This design comes from an exercise in tuning for small area on the open sky130 flow, not from production work. For this run, only the layout was checked, not whether the RTL still works.

## config.mk

```make
export PLATFORM = sky130hd
export DESIGN_NAME = cpu
export DESIGN_NICKNAME = cpu
export VERILOG_FILES = /design/flow/design.v
export SDC_FILE = /design/flow/constraint.sdc
export NUM_CORES = 4
export LEC_CHECK = 0
export CAP_MARGIN = 20
export CORE_MARGIN = 2
export CORE_UTILIZATION = 40
export SLEW_MARGIN = 20
```

## constraint.sdc

```tcl
create_clock -name core_clock -period 10.0 [get_ports {i_clk}]
set_input_delay 2.0000 -clock core_clock [delete_from_list [all_inputs] [get_ports {i_clk}]]
set_output_delay 2.0000 -clock core_clock [all_outputs]
set_load 0.01 [all_outputs]
```

## design.v

```verilog
module immediate_generator (
    input wire [31:0] i_inst,
    input wire i_format_i,
    input wire i_format_s,
    input wire i_format_b,
    input wire i_format_u,
    input wire i_format_j,
    output wire [31:0] o_immediate
);
    assign o_immediate[0] = i_format_i ? i_inst[20] : i_format_s ? i_inst[7] : 1'b0;
    assign o_immediate[4:1] =   (i_format_s || i_format_b) ? i_inst[11:8] :
                                (i_format_i || i_format_j) ? i_inst[24:21] : 4'b0;
    assign o_immediate[10:5] = i_format_u ? 6'b0 : i_inst[30:25];
    assign o_immediate[11] =    (i_format_i || i_format_s) ? i_inst[31] :
                                i_format_b ? i_inst[7] :
                                i_format_j ? i_inst[20] : 1'b0;
    assign o_immediate[19:12] = (i_format_u || i_format_j) ? i_inst[19:12] : {8{i_inst[31]}};
    assign o_immediate[30:20] = i_format_u ? i_inst[30:20] : {11{i_inst[31]}};
    assign o_immediate[31] = i_inst[31];
endmodule
module inst_fetch #(
    parameter RESET_VECTOR = 32'h80000000
) (
    input wire i_clk,
    input wire i_rst_n,
    input wire i_stall,
    input wire i_jump,
    input wire [31:0] i_jdest,
    output wire [31:0] o_raddr,
    output wire o_re,
    input wire [31:0] i_rdata,
    output logic [31:0] o_pc,
    output logic [31:0] o_inst
);
    logic [31:0] pc, next_pc;
    always_comb begin
        priority casez ({i_stall, i_jump})
            2'b00: next_pc = pc + 4;
            2'b01: next_pc = i_jdest;
            2'b1?: next_pc = pc;
        endcase
    end
    always_ff @(posedge i_clk, negedge i_rst_n) begin
        if (!i_rst_n)
            pc <= RESET_VECTOR;
        else
            pc <= next_pc;
    end
    assign o_raddr = pc;
    assign o_re = !i_stall;
    assign o_inst = i_rdata;
    assign o_pc = pc;
endmodule
module register_file (
    input wire i_clk,
    input wire [4:0] i_write_index,
    input wire [31:0] i_write_data,
    input wire i_write_enable,
    input wire [4:0] i_read_index1,
    output wire [31:0] o_read_data1,
    input wire [4:0] i_read_index2,
    output wire [31:0] o_read_data2
);
    logic [31:0] q [30:0];  
    always @(posedge i_clk) begin
        if (i_write_enable && (i_write_index !== 5'b0)) begin
            q[i_write_index - 1] <= i_write_data;
        end
    end
    assign o_read_data1 = (i_read_index1 !== 5'd0) ? q[i_read_index1 - 1] : 32'b0;
    assign o_read_data2 = (i_read_index2 !== 5'b0) ? q[i_read_index2 - 1] : 32'b0;
endmodule
module shifter #(
    parameter shift_dir = 1'b0
) (
    input wire [31:0] i_data,
    input wire [5:0] i_amount,
    input wire i_sext,
    output wire [31:0] o_data
);
    wire [31:0] mux_inputs [5:0][1:0];
    wire [31:0] mux_outputs [6:0];
    assign mux_outputs[0] = (i_amount > 32) ? 0 : i_data;
    generate
    genvar i;
    for (i = 0; i <= 5; i = i + 1) begin
        localparam integer place = 5 - i;
        localparam integer shift_amount = 1 << place;
        assign mux_inputs[i][0] = mux_outputs[i];
        if (shift_dir == 1'b0) begin
            assign mux_inputs[i][1] = mux_outputs[i] << shift_amount;
        end
        else begin
            wire signed [31:0] signed_output = mux_outputs[i];
            wire [31:0] srl = mux_outputs[i] >> shift_amount;
            wire [31:0] sra = signed_output >>> shift_amount;
            assign mux_inputs[i][1] = i_sext ? sra : srl;
        end
        assign mux_outputs[i + 1] = i_amount[place] ? mux_inputs[i][1] : mux_inputs[i][0];
    end
    endgenerate
    assign o_data = mux_outputs[6];
endmodule
module alu (
    input wire [31:0] i_op_a, i_op_b,
    input wire i_sub,
    input wire [1:0] i_bool_op,
    input wire [3:0] i_op_sel,
    input wire i_shift_dir,
    input wire i_cmp_sig,
    output logic [31:0] o_result
);
    localparam ALU_OP_ADD = 0, ALU_OP_LT = 1, ALU_OP_BOOL = 2, ALU_OP_SHIFT = 3;
    wire [32:0] op_a = {i_cmp_sig & i_op_a[31], i_op_a[31:0]};
    wire [32:0] op_b = {i_cmp_sig & i_op_b[31], i_op_b[31:0]};
    wire [32:0] add_op_b = i_sub ? ((~op_b) + 32'b1) : op_b;
    wire [32:0] add_result = op_a + add_op_b;
    wire lt = add_result[32];
    wire [5:0] shift_amount = i_op_b[5:0];
    wire [31:0] left_shift_result, right_shift_result;
    wire [31:0] shift_result = i_shift_dir ? right_shift_result : left_shift_result;
    shifter #(.shift_dir(1'b0)) left_shifter (.i_data(i_op_a), .i_amount(shift_amount), .i_sext(1'b0), .o_data(left_shift_result));
    shifter #(.shift_dir(1'b1)) right_shifter (.i_data(i_op_a), .i_amount(shift_amount), .i_sext(i_sub), .o_data(right_shift_result));
    wire [31:0] bool_result = ((i_op_a ^ i_op_b) & {32{~i_bool_op[0]}}) | (i_op_a & i_op_b & {32{i_bool_op[1]}});
    always_comb begin
        case (i_op_sel)
            (1 << ALU_OP_ADD): o_result = add_result[31:0];
            (1 << ALU_OP_LT): o_result = {31'b0, lt};
            (1 << ALU_OP_BOOL): o_result = bool_result;
            (1 << ALU_OP_SHIFT): o_result = shift_result;
            default: o_result = 32'b0;
        endcase
    end
endmodule
module branch_comparator (
    input wire [31:0] i_op_a,
    input wire [31:0] i_op_b,
    input wire i_cmp_sig,
    output wire o_lt, o_eq, o_gt
);
    wire [32:0] op_a = {i_cmp_sig & i_op_a[31], i_op_a[31:0]};
    wire [32:0] op_b = {i_cmp_sig & i_op_b[31], i_op_b[31:0]};
    wire [32:0] add_op_b = (~op_b) + 32'b1;
    wire [32:0] add_result = op_a + add_op_b;
    assign o_lt = add_result[32];
    assign o_eq =~| add_result[32:0];
    assign o_gt = !o_lt && !o_eq;
endmodule
module decoder (
    input wire [31:0] i_inst,
    output wire [4:0] o_rs1,
    output wire [4:0] o_rs2,
    output wire [4:0] o_rd,
    output wire [31:0] o_imm,
    output wire o_pc_sel,
    output wire [3:0] o_alu_op_sel,
    output wire o_alu_sub,
    output wire [1:0] o_alu_bool_op,
    output wire o_alu_shift_dir,
    output wire o_alu_a_sel,
    output wire o_alu_b_sel,
    output wire o_cmp_sig,
    output wire [1:0] o_br_type,
    output wire o_cond_br,
    output wire o_jump,
    output wire o_mem_we,
    output wire [1:0] o_load_size,
    output wire o_load_sig,
    output wire [2:0] o_wb_sel,
    output wire o_wb_we
);
    wire [6:0] opcode = i_inst[6:0];
    wire opcode_arith = opcode === 7'b0110011;
    wire opcode_arimm = opcode === 7'b0010011;
    wire opcode_load = opcode === 7'b0000011;
    wire opcode_store = opcode === 7'b0100011;
    wire opcode_branch = opcode === 7'b1100011;
    wire opcode_jal = opcode === 7'b1101111;
    wire opcode_jalr = opcode === 7'b1100111;
    wire opcode_auipc = opcode === 7'b0010111;
    wire opcode_lui = opcode === 7'b0110111;
    wire opcode_env = opcode === 7'b1110011;
    wire format_i = opcode_arimm || opcode_load || opcode_jalr || opcode_env;
    wire format_s = opcode_store;
    wire format_b = opcode_branch;
    wire format_u = opcode_auipc || opcode_lui;
    wire format_j = opcode_jal;
    immediate_generator generator (
        .i_inst(i_inst),
        .i_format_i(format_i),
        .i_format_s(format_s),
        .i_format_b(format_b),
        .i_format_u(format_u),
        .i_format_j(format_j),
        .o_immediate(o_imm)
    );
    assign o_rs1 = i_inst[19:15];
    assign o_rs2 = i_inst[24:20];
    assign o_rd = i_inst[11:7];
    wire [2:0] f3 = i_inst[14:12];
    wire [6:0] f7 = i_inst[31:25];
    wire func_add = f3 === 3'b000;
    wire func_and = f3 === 3'b111;
    wire func_or = f3 === 3'b110;
    wire func_xor = f3 === 3'b100;
    wire func_sl = f3 === 3'b001;
    wire func_sr = f3 === 3'b101;
    wire func_slt = (f3 === 3'b010) || (f3 === 3'b011);
   assign o_alu_op_sel[0] = opcode_arith ? func_add : 1'b1;
   assign o_alu_op_sel[1] = opcode_arith && func_slt;
   assign o_alu_op_sel[2] = opcode_arith && (func_and || func_or || func_xor);
   assign o_alu_op_sel[3] = opcode_arith && (func_sl || func_sr);
   assign o_alu_sub = opcode_arith && f7[5];  
   assign o_alu_bool_op = f3[1:0];
   assign o_alu_shift_dir = func_sr;
   assign o_alu_a_sel = opcode_branch || opcode_jal || opcode_auipc;
   assign o_alu_b_sel = !opcode_arith;
   assign o_cmp_sig = opcode_branch ? f3[1] : f3[0];
   assign o_br_type = {f3[2], f3[0]};
   assign o_cond_br = opcode_branch;
   assign o_jump = opcode_jal || opcode_jalr;
   assign o_mem_we = opcode_store;
   assign o_load_size = f3[1:0];
   assign o_load_sig = !f3[2];
  assign o_wb_sel[0] = opcode_arith || opcode_arimm || opcode_auipc || opcode_lui;
  assign o_wb_sel[1] = opcode_load;
  assign o_wb_sel[2] = opcode_jal || opcode_jalr;
  assign o_wb_we = !(opcode_store || opcode_branch);
endmodule
module rw_mask (
    input wire [31:0] i_addr,
    input wire [1:0] i_size,
    output wire [31:0] o_addr,
    output wire [31:0] o_mask
);
    assign o_addr = i_addr & ~32'h3;
    wire [31:0] size_mask = (i_size === 2'h0) ? 32'h000000ff :
                            (i_size === 2'h1) ? 32'h0000ffff :
                            (i_size === 2'h2) ? 32'hffffffff : 32'h0;
    wire [4:0] byte_index = i_addr & 32'h3;
    assign o_mask = size_mask << (byte_index << 3);
endmodule
module cpu #(
    parameter RESET_VECTOR = 32'h80000000
) (
    input wire i_clk,
    input wire i_rst_n,
    output wire [31:0] o_inst_raddr,
    output wire o_inst_re,
    input wire [31:0] i_inst_rdata,
    output wire [31:0] o_mem_addr,
    output wire [31:0] o_mem_wdata,
    output wire [31:0] o_mem_wmask,
    output wire o_mem_we,
    input wire [31:0] o_mem_rdata
);
    wire pc_sel;
    wire [31:0] alu_result;
    wire [31:0] pc, inst;
    inst_fetch #(.RESET_VECTOR(RESET_VECTOR)) fetch (
        .i_clk(i_clk), .i_rst_n(i_rst_n),
        .i_stall(1'b0), .i_jump(pc_sel), .i_jdest(alu_result),
        .o_raddr(o_inst_raddr),
        .o_re(o_inst_re),
        .i_rdata(i_inst_rdata),
        .o_pc(pc),
        .o_inst(inst)
    );
    logic [31:0] id_inst;
    logic [31:0] id_pc;
    always_ff @(posedge i_clk) begin
        id_inst <= inst;
        id_pc <= pc;
    end
    wire [4:0] rs1, rs2, rd;
    wire [31:0] imm;
    wire [3:0] alu_op_sel;
    wire alu_sub;
    wire [1:0] alu_bool_op;
    wire alu_shift_dir, alu_a_sel, alu_b_sel;
    wire cmp_sig;
    wire [1:0] br_type;
    wire cond_br;
    wire jump;
    wire mem_we;
    wire [1:0] load_size;
    wire load_sig;
    wire [2:0] wb_sel;
    wire wb_we;
    decoder decoder (
        .i_inst(id_inst),
        .o_rs1(rs1), .o_rs2(rs2), .o_rd(rd),
        .o_imm(imm),
        .o_alu_op_sel(alu_op_sel),
        .o_alu_sub(alu_sub),
        .o_alu_bool_op(alu_bool_op),
        .o_alu_shift_dir(alu_shift_dir),
        .o_alu_a_sel(alu_a_sel), .o_alu_b_sel(alu_b_sel),
        .o_cmp_sig(cmp_sig),
        .o_br_type(br_type),
        .o_cond_br(cond_br),
        .o_jump(jump),
        .o_mem_we(mem_we),
        .o_load_size(load_size),
        .o_load_sig(load_sig),
        .o_wb_sel(wb_sel),
        .o_wb_we(wb_we)
    );
    wire br_taken;
    assign pc_sel = (cond_br && br_taken) || jump;
    wire [31:0] rs1_data, rs2_data;
    logic [31:0] wb_data;
    logic [4:0] wb_rd;
    logic wb_wb_we;
    register_file rf (
        .i_clk(i_clk),
        .i_write_index(wb_rd), .i_write_data(wb_data), .i_write_enable(wb_wb_we),
        .i_read_index1(rs1), .o_read_data1(rs1_data),
        .i_read_index2(rs2), .o_read_data2(rs2_data)
    );
    logic [4:0] ex_rd;
    logic [31:0] ex_rs1_data, ex_rs2_data, ex_imm;
    logic [31:0] ex_pc;
    logic [3:0] ex_alu_op_sel;
    logic ex_alu_sub;
    logic [1:0] ex_alu_bool_op;
    logic ex_alu_shift_dir, ex_alu_a_sel, ex_alu_b_sel, ex_cmp_sig;
    logic ex_mem_we;
    logic [1:0] ex_load_size;
    logic ex_load_sig;
    logic [2:0] ex_wb_sel;
    logic ex_wb_we;
    always_ff @(posedge i_clk) begin
        ex_rd <= rd;
        ex_rs1_data <= rs1_data;
        ex_rs2_data <= rs2_data;
        ex_imm <= imm;
        ex_pc <= id_pc;
        ex_alu_op_sel <= alu_op_sel;
        ex_alu_sub <= alu_sub;
        ex_alu_bool_op <= alu_bool_op;
        ex_alu_shift_dir <= alu_shift_dir;
        ex_alu_a_sel <= alu_a_sel;
        ex_alu_b_sel <= alu_b_sel;
        ex_cmp_sig <= cmp_sig;
        ex_mem_we <= mem_we;
        ex_load_size <= load_size;
        ex_load_sig <= load_sig;
        ex_wb_sel <= wb_sel;
        ex_wb_we <= wb_we;
    end
    wire [31:0] op_a = ex_alu_a_sel ? ex_pc : ex_rs1_data;
    wire [31:0] op_b = ex_alu_b_sel ? ex_imm : ex_rs2_data;
    alu alu (
        .i_op_a(op_a),
        .i_op_b(op_b),
        .i_sub(ex_alu_sub),
        .i_bool_op(ex_alu_bool_op),
        .i_op_sel(ex_alu_op_sel),
        .i_shift_dir(ex_alu_shift_dir),
        .i_cmp_sig(ex_cmp_sig),
        .o_result(alu_result)
    );
    wire cmp_lt, cmp_eq, cmp_gt;
    branch_comparator cmp (
        .i_op_a(rs1_data),
        .i_op_b(rs2_data),
        .i_cmp_sig(cmp_sig),
        .o_lt(cmp_lt),
        .o_eq(cmp_eq),
        .o_gt(cmp_gt)
    );
    assign br_taken =   (br_type === 2'b00) ? cmp_eq :
                        (br_type === 2'b01) ? !cmp_eq :
                        (br_type === 2'b10) ? cmp_lt :
                        cmp_gt;
    logic [31:0] mem_pc;
    logic [31:0] mem_alu_result;
    logic [31:0] mem_rs2_data;
    logic mem_mem_we;
    logic [1:0] mem_load_size;
    logic mem_load_sig;
    logic [2:0] mem_wb_sel;
    logic mem_wb_we;
    logic [4:0] mem_rd;
    always_ff @(posedge i_clk) begin
        mem_pc <= ex_pc;
        mem_alu_result <= alu_result;
        mem_rs2_data <= ex_rs2_data;
        mem_mem_we <= ex_mem_we;
        mem_load_size <= ex_load_size;
        mem_load_sig <= ex_load_sig;
        mem_wb_sel <= ex_wb_sel;
        mem_wb_we <= ex_wb_we;
        mem_rd <= ex_rd;
    end
    wire [31:0] mem_addr, mem_mask;
    wire [4:0] shift_amount = (mem_alu_result & 32'h3) << 3;
    rw_mask mask (.i_addr(mem_alu_result), .i_size(mem_load_size), .o_addr(mem_addr), .o_mask(mem_mask));
    assign o_mem_addr = mem_addr;
    assign o_mem_wdata = mem_rs2_data << shift_amount;
    assign o_mem_wmask = mem_mask;
    assign o_mem_we = mem_mem_we;
    wire signed [31:0] masked_read = o_mem_rdata & mem_mask;
    wire [31:0] aligned_read = mem_load_sig ? (masked_read >>> shift_amount) : (masked_read >> shift_amount);
    always_ff @(posedge i_clk) begin
        wb_data <=  (mem_wb_sel[0]) ? mem_alu_result : 
                    (mem_wb_sel[1]) ? aligned_read :
                    (mem_pc + 4);  
        wb_rd <= mem_rd;
        wb_wb_we <= mem_wb_we;
    end
endmodule
```

## run.sh

```bash
#!/bin/bash
# synth_recipe.tcl (not shown) runs the flow's synth.tcl, then flattens the netlist and writes it again
# the make line also repeats each setting of config.mk as NAME=value (left out here)
make -C /OpenROAD-flow-scripts/flow DESIGN_CONFIG=/design/flow/config.mk WORK_HOME=/design/flow/orfs CLKGATE_MAP_FILE= SYNTH_SCRIPT=/design/flow/synth_recipe.tcl finish
```

**Congestion heat map**

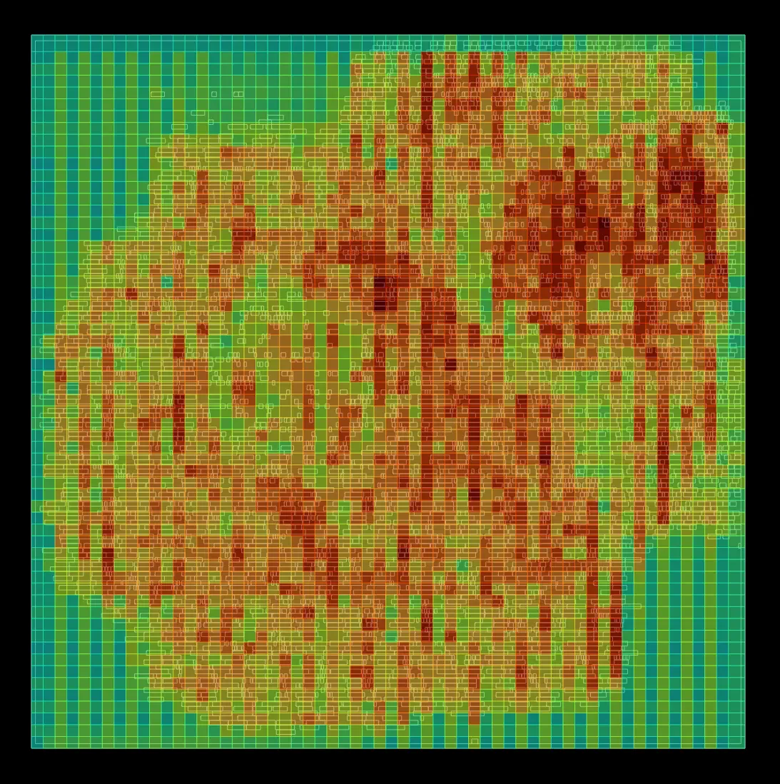
most used routing layer: met2
GR Layer Usage met1: 38.5%

**Close-up of the layout**

Window x 293 to 333, y 84 to 124 microns. Cells in grey, sequential cells in the stronger grey; small squares are vias.
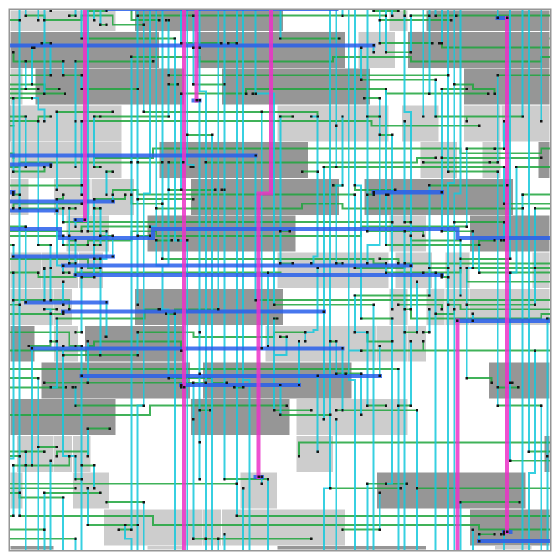
Key: M4 = magenta; M2 = cyan; M1 = green; M3 = blue
Sequential cells in the window: 21. Most frequent: edfxtp_1 (19), mux4_2 (7), buf_4 (6). 64 logic cells have their middle in the window. Netlist names of flops here include rf.q (19), wb_data (2).

**Floorplan with the power grid**

Pins as bars on the die edge.
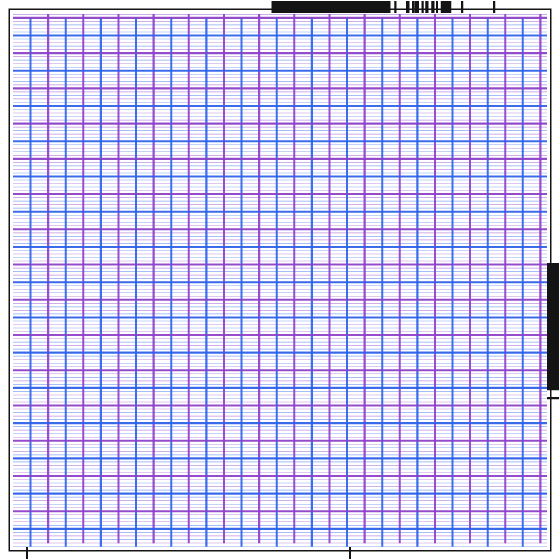
Key: VDD = purple; VSS = blue
196 signal pins sit on the boundary. 30 straps on met5. The core has 151 rows. 30 straps on met4. 152 met1 rails follow the rows.
Die H: 417 microns
Die Wd: 417 microns
Core ar.: 169,000 sq um
Peak VDD IR: 188 uV

**The metal 3 layer**

Bar = 100 microns.
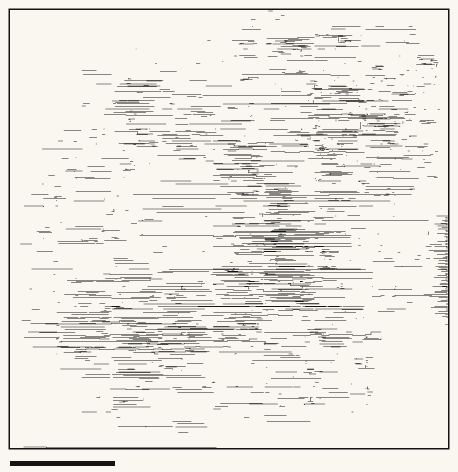
The wires run mostly horizontal. The layer carries 21.2 mm of wire. The longest straight run is 187 microns. The layer holds 8.6% of the routed length. 644 nets have wire on it.

**Signal wires by layer**

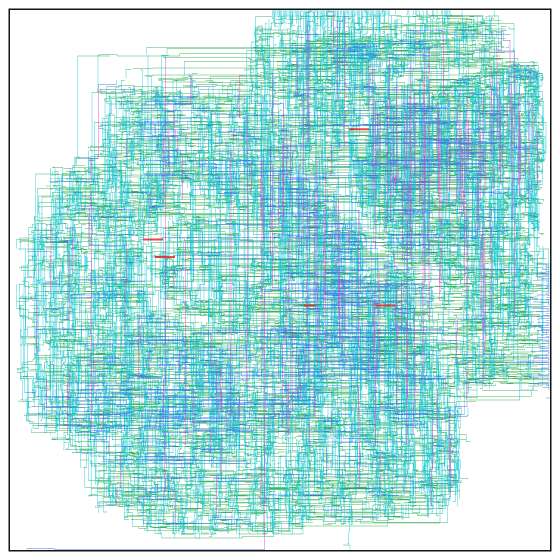
Key: M1 = green [wire length 101 mm]; M4 = magenta [wire length 11,500 microns]; M2 = cyan [wire length 112 mm]; M5 = red [wire length 62.6 microns]; M3 = blue [wire length 21.2 mm]
GR Util All Layers: 27.9%
vias post-DR: 47,800
wire per inst: 32.1 microns
final wirelength: 246,000 microns

==> impl_metrics.env <==
export IMPL_syn2layout_area_growth_pct=14.7
export IMPL_wl_met3_microns=21200
export IMPL_die_area_sq_um=174000
export IMPL_n_tap_cell=2218
export IMPL_finalCriticalPeriod_ns=7.62
export IMPL_seqCellArea_sq_um=37800
export IMPL_worstSetupPathType="reg -> reg"
export IMPL_grt_antenna_before_repair=21
export IMPL_n_fill_cell=14900
export IMPL_post_cts_resize_count=0
export IMPL_powerClk_mw=5.76
export IMPL_clkCellAreaFrac_pct=6.64
export IMPL_design_area_sq_um=78200
export IMPL_boundaryPins=196
export IMPL_cp_start_kind="register"
export IMPL_synthMostInstantiatedCell="edfxtp_1"
export IMPL_cts_tree="built"
export IMPL_clock_sinks=1383
export IMPL_final_common_cell="edfxtp_1"
export IMPL_p_seq_share_pct=46.2
export IMPL_clk_latency_ns=0.81
export IMPL_viasPerCell=6.25
export IMPL_crit_required_ns=10.67
export IMPL_synth_top_family_by_area="multiplexers"
export IMPL_ys_types=89
export IMPL_seq_cells=1383
export IMPL_grt_max_degree=100
export IMPL_diodes=16
export IMPL_setup_viol=0
export IMPL_synth_edf_count=992
export IMPL_nClkBuffers=208
export IMPL_synth_cells=5192
export IMPL_maxCapViolCount=0
export IMPL_p_comb_mw=3.90
export IMPL_yosysWarnings=6
export IMPL_power_leader="registers"
export IMPL_ys_seq_area_share_pct=55.4
export IMPL_gp_congestion=0.970
export IMPL_max_clock_freq_ghz=0.131
export IMPL_critPathCapture="fetch.pc[24]"
export IMPL_hold_path_class="reg -> reg"
export IMPL_pre_cts_slack_ns=2.36
export IMPL_root_buffer="clkbuf_16"
export IMPL_dr_pass1_iters=8
export IMPL_instances_no_fill=7651
export IMPL_finalClockSkew_ns=0.0383
export IMPL_synth_top_area_cell="edfxtp_1"
export IMPL_wl_met2_microns=112000
export IMPL_num_multi_input_gates=3299
export IMPL_largest_register="rf.q"
export IMPL_rows=151
export IMPL_cts_buffer_depth=3
export IMPL_first_global_vias=46700
export IMPL_met3_usage_pct=5.04
export IMPL_p_int_mw=12.2
export IMPL_p_total_mw=18.0
export IMPL_largest_cell_class="registers"
export IMPL_place_area_sq_um=73000
export IMPL_drtIter0Drc=6023
export IMPL_min_from="ex_wb_sel[1]"
export IMPL_wl_met1_microns=101000
export IMPL_slew_headroom_pct=17.6
export IMPL_grtUsageMet2_pct=42.9
export IMPL_p_comb_share_pct=21.7
export IMPL_synth_fa_ha_area_share_pct=1.90
export IMPL_synth_area_mux_share_pct=19.2
export IMPL_path_buf_inv=3
export IMPL_synth_xor_area_share_pct=1.58
export IMPL_arrival_ns=8.29
export IMPL_buffer_area_share_pct=4.11
export IMPL_hpwl_microns=158000
export IMPL_grt_pass1_wl_microns=348000
export IMPL_worst_r2r_cell_count=22
export IMPL_avgSynthCellArea_sq_um=13.1
export IMPL_synth_common_cells="edfxtp_1, nand2_1, mux4_2, dfxtp_1, nor2_1"
export IMPL_startpoint="id_inst[20]"
export IMPL_outcome="complete, no violations"
export IMPL_n_all_inverters=116
export IMPL_min_period_over_period_pct=76.2
export IMPL_end_kind="register"
export IMPL_cts_setup_buffers=0
export IMPL_start_util_pct=40.3
export IMPL_drv_slew=0
export IMPL_detail_route_antenna_nets=0
export IMPL_crit_slowest_cell="ha_4"
export IMPL_critical_path_peak_fanout=38
export IMPL_port_buffers=192
export IMPL_seq_share_pct=48.3
export IMPL_num_nonclk_buffers=336
export IMPL_reg2reg_slack_ns=2.38
export IMPL_synth_compound_area_share_pct=10.1
export IMPL_crit_cells=22
export IMPL_min_path_cells=0
export IMPL_setup_tns_ns=0
export IMPL_highest_signal_layer="met5"
export IMPL_final_cell_mix="edfxtp_1, nand2_1, mux4_2, dfxtp_1, nor2_1"
export IMPL_largest_reg_flops=992
export IMPL_ys_flop_type="edfxtp_1"
export IMPL_reg2reg_to="fetch.pc[24]"
export IMPL_switching_share_pct=32.3
export IMPL_post_route_cells_drive_above_1_share_pct=18.4
export IMPL_async_flop_share_pct=2.31
export IMPL_multi_input_area_sq_um=28700
export IMPL_yosys_area_top_type_share_pct=43.7
export IMPL_layout_setup_ws_ns=2.38
export IMPL_rsz0062_at_grt="no"
export IMPL_yosys_area_share_simple_pct=8.70
export IMPL_leakagePower_nw=27.4
export IMPL_cts_inserted_buffers=152
export IMPL_critPathMaxStageDelay_ns=0.72
export IMPL_netlist_area_sq_um=68200
export IMPL_cts_hold_buffers=0
export IMPL_fin_hold_ws_ns=0.324
export IMPL_clk_pin_slew_ns=0.06
export IMPL_hold_viol_final=0
export IMPL_multi_input_area_share_pct=36.8
export IMPL_worstMarginPinSlew_ns=1.23
export IMPL_htreeDepth=4
export IMPL_final_nets=5457
export IMPL_synth_seq_cells=1383
export IMPL_placedCellCount=7352
export IMPL_crit_chain="inv_1 -> ha_4 -> buf_4 -> mux4_2 -> nand2_1 -> nand2_1 -> o211ai_1 -> o31a_1 -> ha_1 -> a21oi_1 -> o21ai_1 -> a21oi_1 -> nor2_1 -> a2111oi_0 -> nand4_1 -> or4_4 -> nor4_4 -> nor4bb_1 -> a31oi_2 -> nand2_2 -> buf_4 -> mux2_4"
export IMPL_p_switching_mw=5.80
export IMPL_clockPowerShare_pct=32.0
export IMPL_p_seq_mw=8.30
export IMPL_drc=0
export IMPL_overflow=0
export IMPL_r2r_start="id_inst[20]"
export IMPL_crit_family="compound AO/OA/AOI/OAI gates"
export IMPL_power_density_nw_per_um2=230
export IMPL_synth_area_top_cells="edfxtp_1, mux4_2, dfxtp_1"
export IMPL_hold_path_end="mem_wb_sel[1]"

-- what the ideal ports hide --
The flow's constraints put no driver on any port. The routed layout listed below was extracted and timed again, unchanged, in two steps.
Step 1 assumes that a clkbuf_16 drives the clock port and a buf_2 every other input.
Step 2 adds t to the input delays and takes it off the output delays; t is the mean of the earliest and latest rising clock arrival at the registers after step 1. Input paths then give back, and output paths get back, about the clock's delay inside the block.
Slacks: ideal / step 1 / step 2; pairs: ideal / step 1.
t (ns): 0.871
slack for setup (ns): 2.382 / 2.382 / 2.382
worst slew at a driven data input, ns: 0.07
pins driven straight from the clock port: 1
After both steps this run still meets setup and hold. For this run, drivers alone change the setup slack by 0.000 ns; drivers and shift together by 0.000 ns.
